This is an optimization exercise on Yosys and OpenROAD, whose aim is small area, a short achievable clock period and few clock cycles, not a production implementation.
Only simulation tests tie the RTL to the original design; equivalence was not proved.

File: constraint.sdc
create_clock -name core_clock -period 13.0 [get_ports {clk_i}]
set_input_delay 2.6000 -clock core_clock [delete_from_list [all_inputs] [get_ports {clk_i}]]
set_output_delay 2.6000 -clock core_clock [all_outputs]
set_load 0.01 [all_outputs]
File: config.mk
export PLATFORM = sky130hd
export DESIGN_NAME = risc_v
export DESIGN_NICKNAME = risc_v
export VERILOG_FILES = /design/flow/design.v
export SDC_FILE = /design/flow/constraint.sdc
export NUM_CORES = 4
export LEC_CHECK = 0
export CAP_MARGIN = 35
export CORE_MARGIN = 2
export CORE_UTILIZATION = 45
export PLACE_DENSITY = 0.6
export SETUP_SLACK_MARGIN = 0.5
export SLEW_MARGIN = 20
File: run.sh
#!/bin/bash
# synth_recipe.tcl (not shown) runs the flow's synth.tcl, then flattens the netlist and writes it again
# the make line also repeats each setting of config.mk as NAME=value (left out here)
make -C /OpenROAD-flow-scripts/flow DESIGN_CONFIG=/design/flow/config.mk WORK_HOME=/design/flow/orfs CLKGATE_MAP_FILE= SYNTH_SCRIPT=/design/flow/synth_recipe.tcl finish
File: design.v
`timescale 1ns / 1ps
module int_encoder # (
		parameter VECTOR_INT_TABLE_SIZE = 0
)(
		input rst,
		input [((VECTOR_INT_TABLE_SIZE == 0) ? 0 : VECTOR_INT_TABLE_SIZE-1):0]int_sig_in,
		output int_request,
		output reg[(VECTOR_INT_TABLE_SIZE ? (clogb2(VECTOR_INT_TABLE_SIZE) - 1) : 0)  : 0]int_vect
);
function integer clogb2;
	input integer depth;
	for (clogb2=0; depth>0; clogb2=clogb2+1)
		depth = depth >> 1;
endfunction
integer j;
always @ * begin
	int_vect <= 0;
	if(VECTOR_INT_TABLE_SIZE != 0) begin
		for (j=VECTOR_INT_TABLE_SIZE-1; j>=0; j=j-1)
		if (int_sig_in[j]) 
			int_vect <= j+1;
	end
end
assign int_request = (int_vect != 0 && VECTOR_INT_TABLE_SIZE != 'h0);
endmodule
module risc_v #(
	parameter DEBUG = "FALSE",
	parameter PLATFORM = "XILINX",
	parameter SINGLE_BUS = "TRUE",
	parameter READ_SIG_ENABLED = "TRUE",
	parameter DATA_BUS_ALWAYS_CONNECTED = "TRUE",
	parameter PRE_ADDR_REG_OUTS = "FALSE",
	parameter ADDR_BUS_WIDTH = 16,
	parameter RESET_VECTOR = 16'h8000,
	parameter EXTENSION_C = "TRUE",
	parameter EXTENSION_M = "TRUE",
	parameter EXTENSION_MDIV = "FALSE",
	parameter WATCHDOG_CNT_WIDTH = 0,
	parameter VECTOR_INT_TABLE_SIZE = 0,
	parameter STALL_INPUT_LINES = 1
)(
	input rst_i,
	input clk_i,
	input [STALL_INPUT_LINES - 1:0]core_stall_i,
	output [ADDR_BUS_WIDTH - 1:0]pgm_addr_o,
	input [31:0]pgm_inst_i,
	output reg [ADDR_BUS_WIDTH - 1:0]data_addr_o,
	output reg [31:0]data_o,
	output reg data_wr_w_o,
	output reg data_wr_h_o,
	output reg data_wr_b_o,
	input data_wr_ack_i,
	input [31:0]data_i,
	output reg data_rd_w_o,
	output reg data_rd_h_o,
	output reg data_rd_b_o,
	input data_rd_valid_i,
	input [(VECTOR_INT_TABLE_SIZE == 0 ? 0 : VECTOR_INT_TABLE_SIZE - 1):0]int_sig_i,
	output reg [(VECTOR_INT_TABLE_SIZE == 0 ? 0 : VECTOR_INT_TABLE_SIZE - 1):0]int_ack_o,
	output int_en_o
);
reg [31:0]instruction_latch;
reg [1:0]stage_cnt;
reg [1:0]stage_cnt_latch;
reg skip_execution;
reg skip_execution_latch;
reg enter_interrupt;
reg enter_interrupt_now;
reg [31:0]inst_now;
reg after_reset;
reg [1:0]load_from_interrupt_stage_cnt;
wire [4:0]rs1a = PRE_ADDR_REG_OUTS == "TRUE" ? (SINGLE_BUS == "TRUE" ? data_i[19:15] : pgm_inst_i[19:15]) : instruction_latch[19:15];
wire [31:0]rs1;
wire [4:0]rs2a = PRE_ADDR_REG_OUTS == "TRUE" ? (SINGLE_BUS == "TRUE" ? data_i[24:20] : pgm_inst_i[24:20]) : instruction_latch[24:20];
wire [31:0]rs2;
wire [4:0]rda = instruction_latch[11:7];
wire [31:0]rd_alu;
reg [31:0]rd;
reg rdw;
reg [31:0]data_sysreg_int;
reg sysreg_rd;
wire rs1_eq_rs2;
wire rs1_lt_rs2;
wire rs1_ltu_rs2;
reg [ADDR_BUS_WIDTH - 1:0] PC;
assign pgm_addr_o = SINGLE_BUS == "TRUE" ? {ADDR_BUS_WIDTH{1'b0}} : PC;
reg [ADDR_BUS_WIDTH - 1:0] pc_latch_1;
reg [ADDR_BUS_WIDTH - 1:0]RIP;  
reg [7:0]reg_mie;						 
reg [7:0]reg_mstatus;					 
reg [7:0]reg_mcause;					 
reg [ADDR_BUS_WIDTH - 1:0]reg_mscratch;	 
wire [ADDR_BUS_WIDTH - 1:0]PC_FOR_AUIPC_AND_REL_JMP = PC - 4;
assign int_en_o = reg_mstatus[3];
reg put_int_table_addr;
function integer clogb2;
	input integer depth;
	for (clogb2=0; depth>0; clogb2=clogb2+1)
		depth = depth >> 1;
endfunction
always @ (posedge clk_i) begin
	data_sysreg_int <= data_i;
	sysreg_rd <= 1'b0;
	if(~rst_i) begin
		if(~|data_addr_o[ADDR_BUS_WIDTH - 1:8] && data_rd_w_o) begin
			sysreg_rd <= 1'b1;
			case(data_addr_o[7:2])
				(6'h05): data_sysreg_int <= reg_mcause;
				(6'h02): data_sysreg_int <= RIP;
				(6'h00): data_sysreg_int <= reg_mstatus;
			endcase
		end
	end
end
wire int_request;
wire [(VECTOR_INT_TABLE_SIZE ? (clogb2(VECTOR_INT_TABLE_SIZE) - 1) : 0)  : 0]current_int_vect_request;
int_encoder # (
	.VECTOR_INT_TABLE_SIZE(VECTOR_INT_TABLE_SIZE)
)int_encoder_inst(
	.rst(rst_i),
	.int_sig_in(int_sig_i),
	.int_request(int_request),
	.int_vect(current_int_vect_request)
);
always @ * begin
	if(SINGLE_BUS == "TRUE") begin
		data_addr_o = PC;
	end else begin
		if(DATA_BUS_ALWAYS_CONNECTED != "TRUE") begin
			data_addr_o = {ADDR_BUS_WIDTH{1'b0}};
		end
	end
	rd = rd_alu;
	rdw = 1'b0;
	data_wr_w_o = 1'b0;
	data_wr_h_o = 1'b0;
	data_wr_b_o = 1'b0;
	if(DATA_BUS_ALWAYS_CONNECTED == "TRUE") begin
		data_o = rs2;
	end else begin
		data_o = 32'b0;
	end
	data_rd_w_o = 1'b0;
	data_rd_h_o = 1'b0;
	data_rd_b_o = 1'b0;
	casex({enter_interrupt, put_int_table_addr, skip_execution_latch, stage_cnt, instruction_latch})
		{1'b0, 1'b0, 1'd0, 2'd1, 32'bxxxxxxxxxxxxxxxxxxxxxxxxx0000011}: begin
			data_addr_o = rs1 + {{21{instruction_latch[31]}}, instruction_latch[30:20]};
		end
		{1'b0, 1'b0, 1'd0, SINGLE_BUS == "TRUE" ? 2'd1 : 2'd0, 32'bxxxxxxxxxxxxxxxxxxxxxxxxx0100011}: begin
			data_addr_o = rs1 + {{21{instruction_latch[31]}}, instruction_latch[30:25], instruction_latch[11:7]};
		end
	endcase
	casex({enter_interrupt, skip_execution_latch, stage_cnt_latch, instruction_latch})
		{1'b0, 1'b0, 2'd0, 32'bxxxxxxxxxxxxxxxxxxxxxxxxx0000011}: begin
			if(DEBUG == "TRUE" || READ_SIG_ENABLED == "TRUE") begin
				case(instruction_latch[14:12])
					{3'b000},
					{3'b100}: data_rd_b_o = 1'b1;
					{3'b001},
					{3'b101}: data_rd_h_o = 1'b1;
					{3'b010}: data_rd_w_o = 1'b1;
				endcase
			end
		end
		{1'b0, 1'b0, 2'd1, 32'bxxxxxxxxxxxxxxxxxxxxxxxxx0000011}: begin
			case(instruction_latch[14:12])
				{3'b000}: rd = sysreg_rd ? {{24{data_sysreg_int[7]}}, data_sysreg_int[7:0]} : {{24{data_i[7]}}, data_i[7:0]};
				{3'b100}: rd = sysreg_rd ? {24'h000000, data_sysreg_int[7:0]} : {24'h000000, data_i[7:0]};
				{3'b001}: rd = sysreg_rd ? {{16{data_sysreg_int[15]}}, data_sysreg_int[15:0]} : {{16{data_i[15]}}, data_i[15:0]};
				{3'b101}: rd = sysreg_rd ? {16'h0000, data_sysreg_int[15:0]} : {16'h0000, data_i[15:0]};
				{3'b010}: rd = sysreg_rd ? data_sysreg_int : data_i;
			endcase
			rdw = 1'b1;
		end
		{1'b0, 1'b0, 2'bx0, 32'bxxxxxxxxxxxxxxxxxxxxxxxxx0110111}: begin
			rd = {instruction_latch[31:12], 12'h000};
			rdw = 1'b1;
		end
		{1'b0, 1'b0, 2'bx0, 32'bxxxxxxxxxxxxxxxxxxxxxxxxx0010111}: begin
			rd = pc_latch_1 + {instruction_latch[31:12], 12'h000} - 4;
			rdw = 1'b1;
		end
		{1'b0, 1'b0, 2'bx0, 32'bxxxxxxxxxxxxxxxxxxxxxxxxx1101111},
		{1'b0, 1'b0, 2'bx0, 32'bxxxxxxxxxxxxxxxxx000xxxxx1100111}: begin
			rd = pc_latch_1;
			rdw = 1'b1;
		end
		{1'b0, 1'b0, 2'd0, 32'b0x00000xxxxxxxxxxxxxxxxxx0110011},
		{1'b0, 1'b0, 2'd0, 32'bxxxxxxxxxxxxxxxxxxxxxxxxx001x011},
		{1'b0, 1'b0, 2'd0, 32'b0x00000xxxxxxxxxxxxxxxxxx0111011},
		{1'b0, 1'b0, 2'd0, 32'b0000001xxxxxxxxxxxxxxxxxx0110011}: rdw = 1'b1;
	endcase
	casex({enter_interrupt, skip_execution_latch, stage_cnt, instruction_latch})
		{1'b0, 1'b0, SINGLE_BUS == "TRUE" ? 2'd1 : 2'dx, 32'bxxxxxxxxxxxxxxxxxxxxxxxxx0100011}: begin
			if(DATA_BUS_ALWAYS_CONNECTED != "TRUE") begin
				data_o = rs2;
			end
			case(instruction_latch[13:12])
				2'b00: data_wr_b_o = 1'b1;
				2'b01: data_wr_h_o = 1'b1;
				2'b10: data_wr_w_o = 1'b1;
			endcase
		end
	endcase
end
always @ (posedge clk_i) begin
	skip_execution_latch <= skip_execution;
	pc_latch_1 <= PC;
	stage_cnt_latch <= stage_cnt;
	stage_cnt <= 1'd0;
	skip_execution <= 1'b0;
	enter_interrupt_now = 1'b0;
	inst_now = instruction_latch;
	int_ack_o <= 'b0;
	put_int_table_addr <= 1'b0;
    if(rst_i) begin
		PC <= RESET_VECTOR;
		inst_now = 32'h0;
		after_reset <= 1'b1;
		load_from_interrupt_stage_cnt <= 2'd0;
		reg_mstatus[3] <= 1'b1;
    end else begin
		after_reset <= 1'b0;
		PC <= PC + 4;
		if(~|stage_cnt) begin
			inst_now = SINGLE_BUS == "TRUE" ? data_i : pgm_inst_i;
			if(~skip_execution && int_request && int_en_o) begin
				if(VECTOR_INT_TABLE_SIZE != 0) begin
					PC <= RESET_VECTOR + 4;
					RIP <= PC_FOR_AUIPC_AND_REL_JMP;
					put_int_table_addr <= 1'b1;
					int_ack_o <= 2 ** (current_int_vect_request - 1);
					reg_mcause <= current_int_vect_request - 1;
					reg_mstatus[3] <= 1'b0;
					stage_cnt <= 2'd1;
					skip_execution <= 1'b1;
					enter_interrupt_now = 1'b1;
				end
			end
		end
        if(~|data_addr_o[ADDR_BUS_WIDTH - 1:8] && data_wr_w_o)
        begin
            case(data_addr_o[7:0])
            	(6'h02): RIP <= rs2;
            	(6'h00): reg_mstatus <= rs2;
            endcase
        end
		casex({enter_interrupt_now, skip_execution, stage_cnt, inst_now})
			{1'b0, 1'b0, 2'd0, 32'b001100000010xxxxxxxxxxxxx1110011}: begin
				if(VECTOR_INT_TABLE_SIZE != 0) begin
					PC <= RIP;
					skip_execution <= 1'b1;
					reg_mstatus[3] <= 1'b1;
				end
			end
			{1'b0, 1'b0, 2'd0, 32'bxxxxxxxxxxxxxxxxxxxxxxxxx0100011}: begin
				if(SINGLE_BUS == "TRUE") begin
					PC <= PC;
					stage_cnt <= 2'd1;
				end
			end
			{1'b0, 1'b0, 2'd1, 32'bxxxxxxxxxxxxxxxxxxxxxxxxx0100011}: begin
				if(SINGLE_BUS == "TRUE") begin
					PC <= PC;
					stage_cnt <= 2'd2;
				end
			end
			{1'b0, 1'b0, 2'd0, 32'bxxxxxxxxxxxxxxxxxxxxxxxxx0000011}: begin
				PC <= PC;
				stage_cnt <= 2'd1;
			end
			{1'b0, 1'b0, 2'd1, 32'bxxxxxxxxxxxxxxxxxxxxxxxxx0000011}: begin
				if(SINGLE_BUS == "TRUE") begin
					PC <= PC;
					stage_cnt <= 2'd2;
				end
			end
			{1'b0, 1'b0, 2'd0, 32'bxxxxxxxxxxxxxxxxxxxxxxxxx1101111}: begin
				PC <= ( after_reset ? pc_latch_1 : PC_FOR_AUIPC_AND_REL_JMP) + {{12{inst_now[31]}}, inst_now[19:12], inst_now[20], inst_now[30:21], 1'b0};
				skip_execution <= 1'b1;
			end
			{1'b0, 1'b0, 2'd0, 32'bxxxxxxxxxxxxxxxxx000xxxxx1100111}: begin
				PC <= PC;
				stage_cnt <= 2'd1;
			end
			{1'b0, 1'b0, 2'd1, 32'bxxxxxxxxxxxxxxxxx000xxxxx1100111}: begin
				skip_execution <= 1'b1;
				PC <= {{21{inst_now[31]}}, inst_now[30:20]} + {rs1[31:1], 1'b0};
			end
			{1'b0, 1'b0, 2'd0, 32'bxxxxxxxxxxxxxxxxx00xxxxxx1100011},
			{1'b0, 1'b0, 2'd0, 32'bxxxxxxxxxxxxxxxxx10xxxxxx1100011},
			{1'b0, 1'b0, 2'd0, 32'bxxxxxxxxxxxxxxxxx11xxxxxx1100011}: begin
				PC <= PC;
				stage_cnt <= 2'd1;
			end
			{1'b0, 1'b0, 2'd1, 32'bxxxxxxxxxxxxxxxxx00xxxxxx1100011}: begin
				if(rs1_eq_rs2 ^ inst_now[12]) begin
					PC <= PC_FOR_AUIPC_AND_REL_JMP + {{21{inst_now[31]}}, inst_now[7], inst_now[30:25], inst_now[11:8], 1'b0};
					skip_execution <= 1'b1;
				end
			end
			{1'b0, 1'b0, 2'd1, 32'bxxxxxxxxxxxxxxxxx10xxxxxx1100011}: begin
				if(rs1_lt_rs2 ^ inst_now[12]) begin
					PC <= PC_FOR_AUIPC_AND_REL_JMP + {{21{inst_now[31]}}, inst_now[7], inst_now[30:25], inst_now[11:8], 1'b0};
					skip_execution <= 1'b1;
				end
			end
			{1'b0, 1'b0, 2'd1, 32'bxxxxxxxxxxxxxxxxx11xxxxxx1100011}: begin
				if(rs1_ltu_rs2 ^ inst_now[12]) begin
					PC <= PC_FOR_AUIPC_AND_REL_JMP + {{21{inst_now[31]}}, inst_now[7], inst_now[30:25], inst_now[11:8], 1'b0};
					skip_execution <= 1'b1;
				end
			end
        endcase
    end
	instruction_latch <= inst_now;
	enter_interrupt <= enter_interrupt_now;
end
regs # (
	.PLATFORM(PLATFORM),
	.PRE_ADDR_REG_OUTS(PRE_ADDR_REG_OUTS)
)regs_inst(
	.clk(clk_i),
	.rs1a(rs1a),
	.rs1(rs1),
	.rs1r(1'b1),
	.rs2a(rs2a),
	.rs2(rs2),
	.rs2r(1'b1),
	.rda(rda),
	.rd(rd),
	.rdw(rdw)
);
risc_v_alu_lite # (
	.PLATFORM("XILINX"),
	.EXTENSION_M(EXTENSION_M),
	.EXTENSION_MDIV(EXTENSION_MDIV)
)risc_v_alu_lite_inst(
	.clk(clk_i),
	.instruction(instruction_latch),
	.rs1(rs1),
	.rs2(rs2),
	.rd(rd_alu),
	.rs1_eq_rs2(rs1_eq_rs2),
	.rs1_lt_rs2(rs1_lt_rs2),
	.rs1_ltu_rs2(rs1_ltu_rs2),
	.arith_inst_decode_fault() 
);
endmodule
`timescale 1ns / 1ps
module risc_v_alu_lite # (
	parameter PLATFORM = "XILINX",
	parameter EXTENSION_M = "FALSE",
	parameter EXTENSION_MDIV = "FALSE"
)(
	input clk,
	input [31:0]instruction,
	input [31:0]rs1,
	input [31:0]rs2,
	output reg[31:0]rd,
	output rs1_eq_rs2,
	output rs1_lt_rs2,
	output rs1_ltu_rs2,
	output reg arith_inst_decode_fault 
);
reg [31:0]TMP;
reg [63:0]TMP1;
reg [63:0]TMP2;
function [31:0]SLL;
	input [31:0]val_in;
	input [4:0]shift;
	begin
		case(shift)
		5'h00: SLL = val_in;
		5'h01: SLL = {val_in[30:0], 1'h0};
		5'h02: SLL = {val_in[29:0], 2'h0};
		5'h03: SLL = {val_in[28:0], 3'h0};
		5'h04: SLL = {val_in[27:0], 4'h0};
		5'h05: SLL = {val_in[26:0], 5'h0};
		5'h06: SLL = {val_in[25:0], 6'h0};
		5'h07: SLL = {val_in[24:0], 7'h0};
		5'h08: SLL = {val_in[23:0], 8'h0};
		5'h09: SLL = {val_in[22:0], 9'h0};
		5'h0A: SLL = {val_in[21:0], 10'h0};
		5'h0B: SLL = {val_in[20:0], 11'h0};
		5'h0C: SLL = {val_in[19:0], 12'h0};
		5'h0D: SLL = {val_in[18:0], 13'h0};
		5'h0E: SLL = {val_in[17:0], 14'h0};
		5'h0F: SLL = {val_in[16:0], 15'h0};
		5'h10: SLL = {val_in[15:0], 16'h0};
		5'h11: SLL = {val_in[14:0], 17'h0};
		5'h12: SLL = {val_in[13:0], 18'h0};
		5'h13: SLL = {val_in[12:0], 19'h0};
		5'h14: SLL = {val_in[11:0], 20'h0};
		5'h15: SLL = {val_in[10:0], 21'h0};
		5'h16: SLL = {val_in[9:0], 22'h0};
		5'h17: SLL = {val_in[8:0], 23'h0};
		5'h18: SLL = {val_in[7:0], 24'h0};
		5'h19: SLL = {val_in[6:0], 25'h0};
		5'h1A: SLL = {val_in[5:0], 26'h0};
		5'h1B: SLL = {val_in[4:0], 27'h0};
		5'h1C: SLL = {val_in[3:0], 28'h0};
		5'h1D: SLL = {val_in[2:0], 29'h0};
		5'h1E: SLL = {val_in[1:0], 30'h0};
		5'h1F: SLL = {val_in[0], 31'h0};
		endcase
	end
endfunction
function [31:0]SRAL;
	input [31:0]val_in;
	input [4:0]shift;
	input arithmetic;
	begin
		case(shift)
		5'h00: SRAL = val_in;
		5'h01: SRAL = {{1{arithmetic}}, val_in[31:1]};
		5'h02: SRAL = {{2{arithmetic}}, val_in[31:2]};
		5'h03: SRAL = {{3{arithmetic}}, val_in[31:3]};
		5'h04: SRAL = {{4{arithmetic}}, val_in[31:4]};
		5'h05: SRAL = {{5{arithmetic}}, val_in[31:5]};
		5'h06: SRAL = {{6{arithmetic}}, val_in[31:6]};
		5'h07: SRAL = {{7{arithmetic}}, val_in[31:7]};
		5'h08: SRAL = {{8{arithmetic}}, val_in[31:8]};
		5'h09: SRAL = {{9{arithmetic}}, val_in[31:9]};
		5'h0A: SRAL = {{10{arithmetic}}, val_in[31:10]};
		5'h0B: SRAL = {{11{arithmetic}}, val_in[31:11]};
		5'h0C: SRAL = {{12{arithmetic}}, val_in[31:12]};
		5'h0D: SRAL = {{13{arithmetic}}, val_in[31:13]};
		5'h0E: SRAL = {{14{arithmetic}}, val_in[31:14]};
		5'h0F: SRAL = {{15{arithmetic}}, val_in[31:15]};
		5'h10: SRAL = {{16{arithmetic}}, val_in[31:16]};
		5'h11: SRAL = {{17{arithmetic}}, val_in[31:17]};
		5'h12: SRAL = {{18{arithmetic}}, val_in[31:18]};
		5'h13: SRAL = {{19{arithmetic}}, val_in[31:19]};
		5'h14: SRAL = {{20{arithmetic}}, val_in[31:20]};
		5'h15: SRAL = {{21{arithmetic}}, val_in[31:21]};
		5'h16: SRAL = {{22{arithmetic}}, val_in[31:22]};
		5'h17: SRAL = {{23{arithmetic}}, val_in[31:23]};
		5'h18: SRAL = {{24{arithmetic}}, val_in[31:24]};
		5'h19: SRAL = {{25{arithmetic}}, val_in[31:25]};
		5'h1A: SRAL = {{26{arithmetic}}, val_in[31:26]};
		5'h1B: SRAL = {{27{arithmetic}}, val_in[31:27]};
		5'h1C: SRAL = {{28{arithmetic}}, val_in[31:28]};
		5'h1D: SRAL = {{29{arithmetic}}, val_in[31:29]};
		5'h1E: SRAL = {{30{arithmetic}}, val_in[31:30]};
		5'h1F: SRAL = {{31{arithmetic}}, val_in[31]};
		endcase
	end
endfunction
reg SRAL_INPUT_BIT;
wire [31:0]SRAL_OUTPUT = SRAL(rs1, TMP[4:0], SRAL_INPUT_BIT);
reg [63:0]mul_result_int;
reg [63:0]div_result_int;
generate
always @ * begin
	if(PLATFORM == "XILINX" || PLATFORM == "ALTERA") begin
		(* use_dsp48 = "yes" *)
		div_result_int = TMP1 / TMP2;
	end else begin
		(* use_dsp48 = "yes" *)
		div_result_int = TMP1 / TMP2;
	end
end
endgenerate
assign rs1_eq_rs2 = rs1 == rs2;
assign rs1_lt_rs2 = $signed(rs1) < $signed(TMP);
assign rs1_ltu_rs2 = rs1 < TMP;
reg add_sub_int;
wire [31:0]RD_ADDI_ADDIW_ADD_ADDW_SUB_SUBW;
wire signed [65:0]mul_result_s_int;
wire signed [32:0]mul_s_a;
wire signed [32:0]mul_s_b;
generate
if(PLATFORM == "iCE40UP") begin
pmi_addsub
#(
  .pmi_data_width   (32),  
  .pmi_sign         ("off"),  
  .pmi_family       ("common"),  
  .module_type      ("pmi_add")   
) add_inst (
  .DataA    (rs1),   
  .DataB    (TMP),   
  .Cin      (1'b0),   
  .Add_Sub  (add_sub_int),   
  .Result   (RD_ADDI_ADDIW_ADD_ADDW_SUB_SUBW),   
  .Cout     ( ),   
  .Overflow ( )    
);
if(EXTENSION_M == "TRUE") begin
MUL_DEV MUL_DEV_inst(
		.clk_i(clk), 
        .clk_en_i(1'b1),
		.data_a_i(TMP1[32:0]), 
        .data_b_i(TMP2[32:0]), 
        .result_o(mul_result_s_int)
		) ;
end
end else begin
assign RD_ADDI_ADDIW_ADD_ADDW_SUB_SUBW = rs1 + TMP;
assign mul_s_a = TMP1;
assign mul_s_b = TMP2;
assign mul_result_s_int = mul_s_a * mul_s_b;
end
endgenerate
wire [31:0]RD_SLL_SLLW_SLLI_SLLIW = SLL(rs1, TMP[4:0]);
wire [31:0]RD_SLTI_SLT = {31'h0, rs1_lt_rs2};
wire [31:0]RD_SLTIU_SLTU = {31'h0, rs1_ltu_rs2};
wire [31:0]RD_SRL_SRLW_SRLI_SRLIW_SRA_SRAW_SRAI_SRAIW = SRAL_OUTPUT;
wire [31:0]RD_XORI_XOR = rs1 ^ TMP;
wire [31:0]RD_ORI_OR = rs1 | TMP;
wire [31:0]RD_ANDI_AND = rs1 & TMP;
always @ * begin
	rd = 32'h00000000;
	arith_inst_decode_fault = 1'b1;
	casex(instruction)
		32'bxxxxxxxxxxxxxxxxxxxxxxxxx001x011: TMP = {{21{instruction[31]}}, instruction[30:20]};
		default: TMP = rs2;
	endcase
	if(PLATFORM == "iCE40UP") begin
		add_sub_int = 1'b0;
		casex({instruction[30], instruction[25], instruction[14:12], instruction[6:0]})
			12'b10000011x011: add_sub_int = 1'b1;
		endcase
	end else begin
		casex({instruction[30], instruction[25], instruction[14:12], instruction[6:0]})
			12'b10000011x011: TMP = 0 - TMP;
		endcase
	end
	casex({instruction[30], instruction[25], instruction[14:12], instruction[6:0]})
		12'b101010x1x011: SRAL_INPUT_BIT <= rs1[31];
		 default: SRAL_INPUT_BIT <= 1'b0;
	endcase
	TMP1 = {rs1[31:0], 1'h0};
	TMP2 = {rs2[31:0], 1'h0};
	casex({instruction[30], instruction[25], instruction[14:12], instruction[6:0]})
		12'b010000110011,
		12'b010010110011: begin
			if(EXTENSION_M == "TRUE") begin
				arith_inst_decode_fault = 1'b0;
				TMP1 = {rs1[31:0], 1'h0};
				TMP2 = {rs2[31:0], 1'h0};
			end
		end
		12'b010100110011: begin
			if(EXTENSION_M == "TRUE") begin
				arith_inst_decode_fault = 1'b0;
				TMP1 = {rs1[31:0], 1'h0};
				TMP2 = {1'h0, rs2[31:0]};
			end
		end
		12'b010110110011: begin
			if(EXTENSION_M == "TRUE") begin
				arith_inst_decode_fault = 1'b0;
				TMP1 = {1'h0, rs1[31:0]};
				TMP2 = {1'h0, rs2[31:0]};
			end
		end
		12'b011000110011: begin
			if(EXTENSION_MDIV == "TRUE") begin
				arith_inst_decode_fault = 1'b0;
				TMP1 = {1'b0, rs1[30:0], 32'h00000000};
				TMP2 = {1'b0, rs2[30:0], 32'h00000000};
			end
		end
		12'b011010110011: begin
			if(EXTENSION_MDIV == "TRUE") begin
				arith_inst_decode_fault = 1'b0;
				TMP1 = {rs1, 32'h00000000};
				TMP2 = {rs2, 32'h00000000};
			end
		end
		12'b011100110011: begin
			if(EXTENSION_MDIV == "TRUE") begin
				arith_inst_decode_fault = 1'b0;
				TMP1 = {1'b0, rs1[30:0], 32'h00000000};
				TMP2 = {1'b0, rs2[30:0], 32'h00000000};
			end
		end
		12'b011110110011: begin
			if(EXTENSION_MDIV == "TRUE") begin
				arith_inst_decode_fault = 1'b0;
				TMP1 = {rs1, 32'h00000000};
				TMP2 = {rs2, 32'h00000000};
			end
		end
	endcase
	casex({instruction[30], instruction[25], instruction[14:12], instruction[6:0]})
		12'bxx000001x011,
		12'b00000011x011,
		12'b10000011x011: begin
			arith_inst_decode_fault = 1'b0;
			rd = RD_ADDI_ADDIW_ADD_ADDW_SUB_SUBW; 
		end
		12'b000010x1x011: begin
			arith_inst_decode_fault = 1'b0;
			rd = RD_SLL_SLLW_SLLI_SLLIW; 
		end
		12'bxx0100010011,
		12'b000100110011: begin
			arith_inst_decode_fault = 1'b0;
			rd = RD_SLTI_SLT; 
		end
		12'bxx0110010011,
		12'b000110110011: begin
			arith_inst_decode_fault = 1'b0;
			rd = RD_SLTIU_SLTU; 
		end
		12'b001010x1x011,
		12'b101010x1x011: begin
			arith_inst_decode_fault = 1'b0;
			rd = RD_SRL_SRLW_SRLI_SRLIW_SRA_SRAW_SRAI_SRAIW; 
		end
		12'bxx1000x10011: begin
			arith_inst_decode_fault = 1'b0;
			rd = RD_XORI_XOR; 
		end
		12'bxx1100x10011: begin
			arith_inst_decode_fault = 1'b0;
			rd = RD_ORI_OR; 
		end
		12'bxx1110x10011: begin
			arith_inst_decode_fault = 1'b0;
			rd = RD_ANDI_AND; 
		end
		12'b010000110011: begin
			if(EXTENSION_M == "TRUE") begin
				arith_inst_decode_fault = 1'b0;
				rd = mul_result_s_int[33:2];
			end
		end
		12'b010010110011: begin
			if(EXTENSION_M == "TRUE") begin
				arith_inst_decode_fault = 1'b0;
				rd = mul_result_s_int[65:34];
			end
		end
		12'b010100110011: begin
			if(EXTENSION_M == "TRUE") begin
				arith_inst_decode_fault = 1'b0;
				rd = mul_result_s_int[64:33];
			end
		end
		12'b010110110011: begin
			if(EXTENSION_M == "TRUE") begin
				arith_inst_decode_fault = 1'b0;
				rd = mul_result_s_int[63:32];
			end
		end
		12'b011000110011: begin
			if(EXTENSION_MDIV == "TRUE") begin
				arith_inst_decode_fault = 1'b0;
				rd = {TMP1[63] ^ TMP2[63], div_result_int[62:32]};
			end
		end
		12'b011010110011: begin
			if(EXTENSION_MDIV == "TRUE") begin
				arith_inst_decode_fault = 1'b0;
				rd = div_result_int[63:32];
			end
		end
		12'b011100110011: begin
			if(EXTENSION_MDIV == "TRUE") begin
				arith_inst_decode_fault = 1'b0;
				rd = {TMP1[63] ^ TMP2[63], div_result_int[31:1]};
			end
		end
		12'b011110110011: begin
			if(EXTENSION_MDIV == "TRUE") begin
				arith_inst_decode_fault = 1'b0;
				rd = div_result_int[31:0];
			end
		end
	endcase
end
endmodule
`timescale 1ns / 1ps
module regs # (
	parameter PLATFORM = "XILINX",
	parameter PRE_ADDR_REG_OUTS = "TRUE"
)(
	input clk,
	input [4:0]rs1a,
	output [31:0]rs1,
	input rs1r,
	input [4:0]rs2a,
	output [31:0]rs2,
	input rs2r,
	input [4:0]rda,
	input [31:0]rd,
	input rdw
);
(* ram_style="distributed" *)
reg [31:0]REG[0:31];
always @ (posedge clk) begin
	if(rdw)
		REG[rda] <= rd;
end
reg [31:0]rs1_int;
reg [31:0]rs2_int;
reg isr0_1;
reg isr0_2;
reg [4:0]rs1a_del;
reg [4:0]rs2a_del;
reg rs1r_del;
reg rs2r_del;
reg [4:0]rda_del;
reg [31:0]rd_del;
reg rdw_del;
generate
if(PRE_ADDR_REG_OUTS == "TRUE") begin
	always @ (posedge clk) begin
		rs1a_del <= rs1a;
		rs2a_del <= rs2a;
		rs1r_del <= rs1r;
		rs2r_del <= rs2r;
		rda_del <= rda;
		rd_del <= rd;
		rdw_del <= rdw;
		rs1_int <= REG[rs1a];
		rs2_int <= REG[rs2a];
	end
	assign rs1 = (rs1r_del && rs1a_del != 0) ? (rs1a_del == rda_del && rdw_del ? rd_del : rs1_int) : 32'h00000000;
	assign rs2 = (rs2r_del && rs2a_del != 0) ? (rs2a_del == rda_del && rdw_del ? rd_del : rs2_int) : 32'h00000000;
end else begin
	always @ * begin
		rs1_int = REG[rs1a];
		rs2_int = REG[rs2a];
	end
	assign rs1 = (rs1r && rs1a != 0) ? rs1_int : 32'h00000000;
	assign rs2 = (rs2r && rs2a != 0) ? rs2_int : 32'h00000000;
end
endgenerate
endmodule
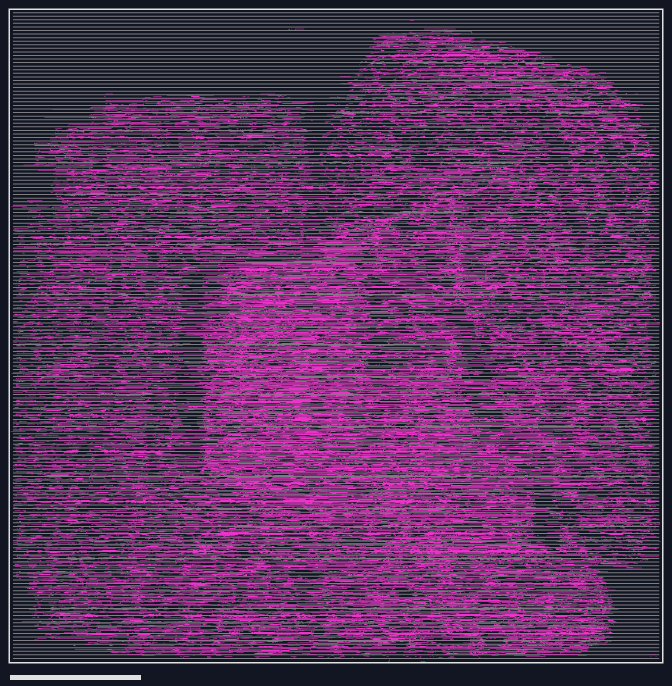
*The metal 1 layer*
The bar under the picture is 100 microns long. Supply wires on this layer in grey.
wire length on this layer: 174 mm
main direction: horizontal
share of all routed wire: 37%
nets with wire on the layer: 11057

==> key figures <==
Place
  – Place WS: approximately 0.18 ns
  – IO Port Bufs: 88
  – HPWL after detailed placement: around 340000 microns

Layout
  – Nets: 11908
  – Largest register by flop count: regs_inst.REG
  – Non-CTS buffers: 846
  – Clk_buf instances: 140
  – Final Util: 51.0%
  – Clk tree area frac: 3.22%
  – Flip-flop count of the largest register after layout: 1024
  – Most common cell after layout, fill and taps aside: inv_1

GRT
  – First-pass GRT wire length: 669000 microns
  – Grt met3 use: between 10% and 20%
  – Largest net degree at the start of global routing: a little over 60
  – GR Overflow Total: 0
  – Met2 Use GR: 55.8%
  – Initial antenna violation count: 35

CTS
  – Hold_buf cts: 0
  – Post-cts gate resize count: 10
  – Post-CTS setup buffer count: 14
  – Clock Path Buffers: 3
  – Worst skew pair latency: 0.84 ns

Hold path
  – Worst hold path cell count: 0
  – Worst hold path class: reg -> reg
  – Worst hold start: PC[0]

Timing
  – Total Negative Setup Slacks: 0 ns
  – Post-layout min period: 12.41 ns

Logic synthesis
  – Synth top cells by count: inv_1 (1271), fa_1 (1152), edfxtp_1 (1047)
  – Compound-gate portion of the synthesized area: 10.1%
  – Count leader, synth: inv_1
  – Ys Warns: 12
  – Top-area cell type share of the netlist area: 28.7%
  – Synth Area per Inst: 10.9 sq um
  – XOR/XNOR Fraction of Synth Area: 1.90%
  – Simple-gate share of the synthesized area: a little over a tenth
  – Adder-cell area share of the yosys netlist: 25.8%

Routing
  – Routed len/inst: 34.9 microns
  – Top Metal Used: met5
  – Via count: 90537
  – Routed vias/inst: 6.65
  – Met3 wire len: 61900 microns
  – Final wirelength: 474000 microns

Die
  – Die area: 0.247 sq mm
  – DIE WIDTH: ~500 microns
  – Core area: 0.243 sq mm

Worst setup path
  – R2R Path Start: instruction_latch[21]
  – CP max FO: 32
  – Critical path endpoint category: flop
  – Critical path's top delay family: adder cells
  – CP Launch Point: instruction_latch[21]
  – Critical Path AT: around 13 ns
  – Critical path's slowest cell: nor2b_1

Outcome
  – Status: no timing/DRC/antenna violations
Testbench counts, summed over its fixed seeds: cycles 543,784.
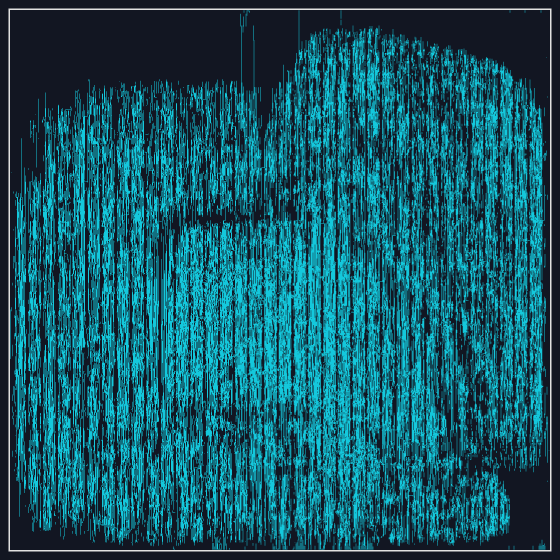
*Metal 2*
main direction: vertical
nets with wire on the layer: 10332
longest straight run: 128 microns
wire length on this layer: 204 mm

==> static timing again, ports no longer ideal <==
How much do the figures lean on ideal ports? The routed layout below was timed once more, with nothing changed but the port constraints.
Step 1 assumes that a clkbuf_16 drives the clock port and a buf_2 every other input.
Step 2 also shifts input and output timing later by t, the mid clock arrival at the registers, as if the neighbouring blocks saw the same clock.
Three values: ideal ports, drivers, drivers and shift; two values: the first two.
t (ns): 0.885
setup slack, ns: 0.589 / 0.589 / 0.589
worst setup path after step 2: register to register
worst register clock-pin slew, ns: 0.07 / 0.07
worst data-port slew with drivers (ns): 0.06
After both steps setup and hold are still met in this run. For this run, drivers alone change the setup slack by 0.000 ns; drivers and shift together by 0.000 ns.
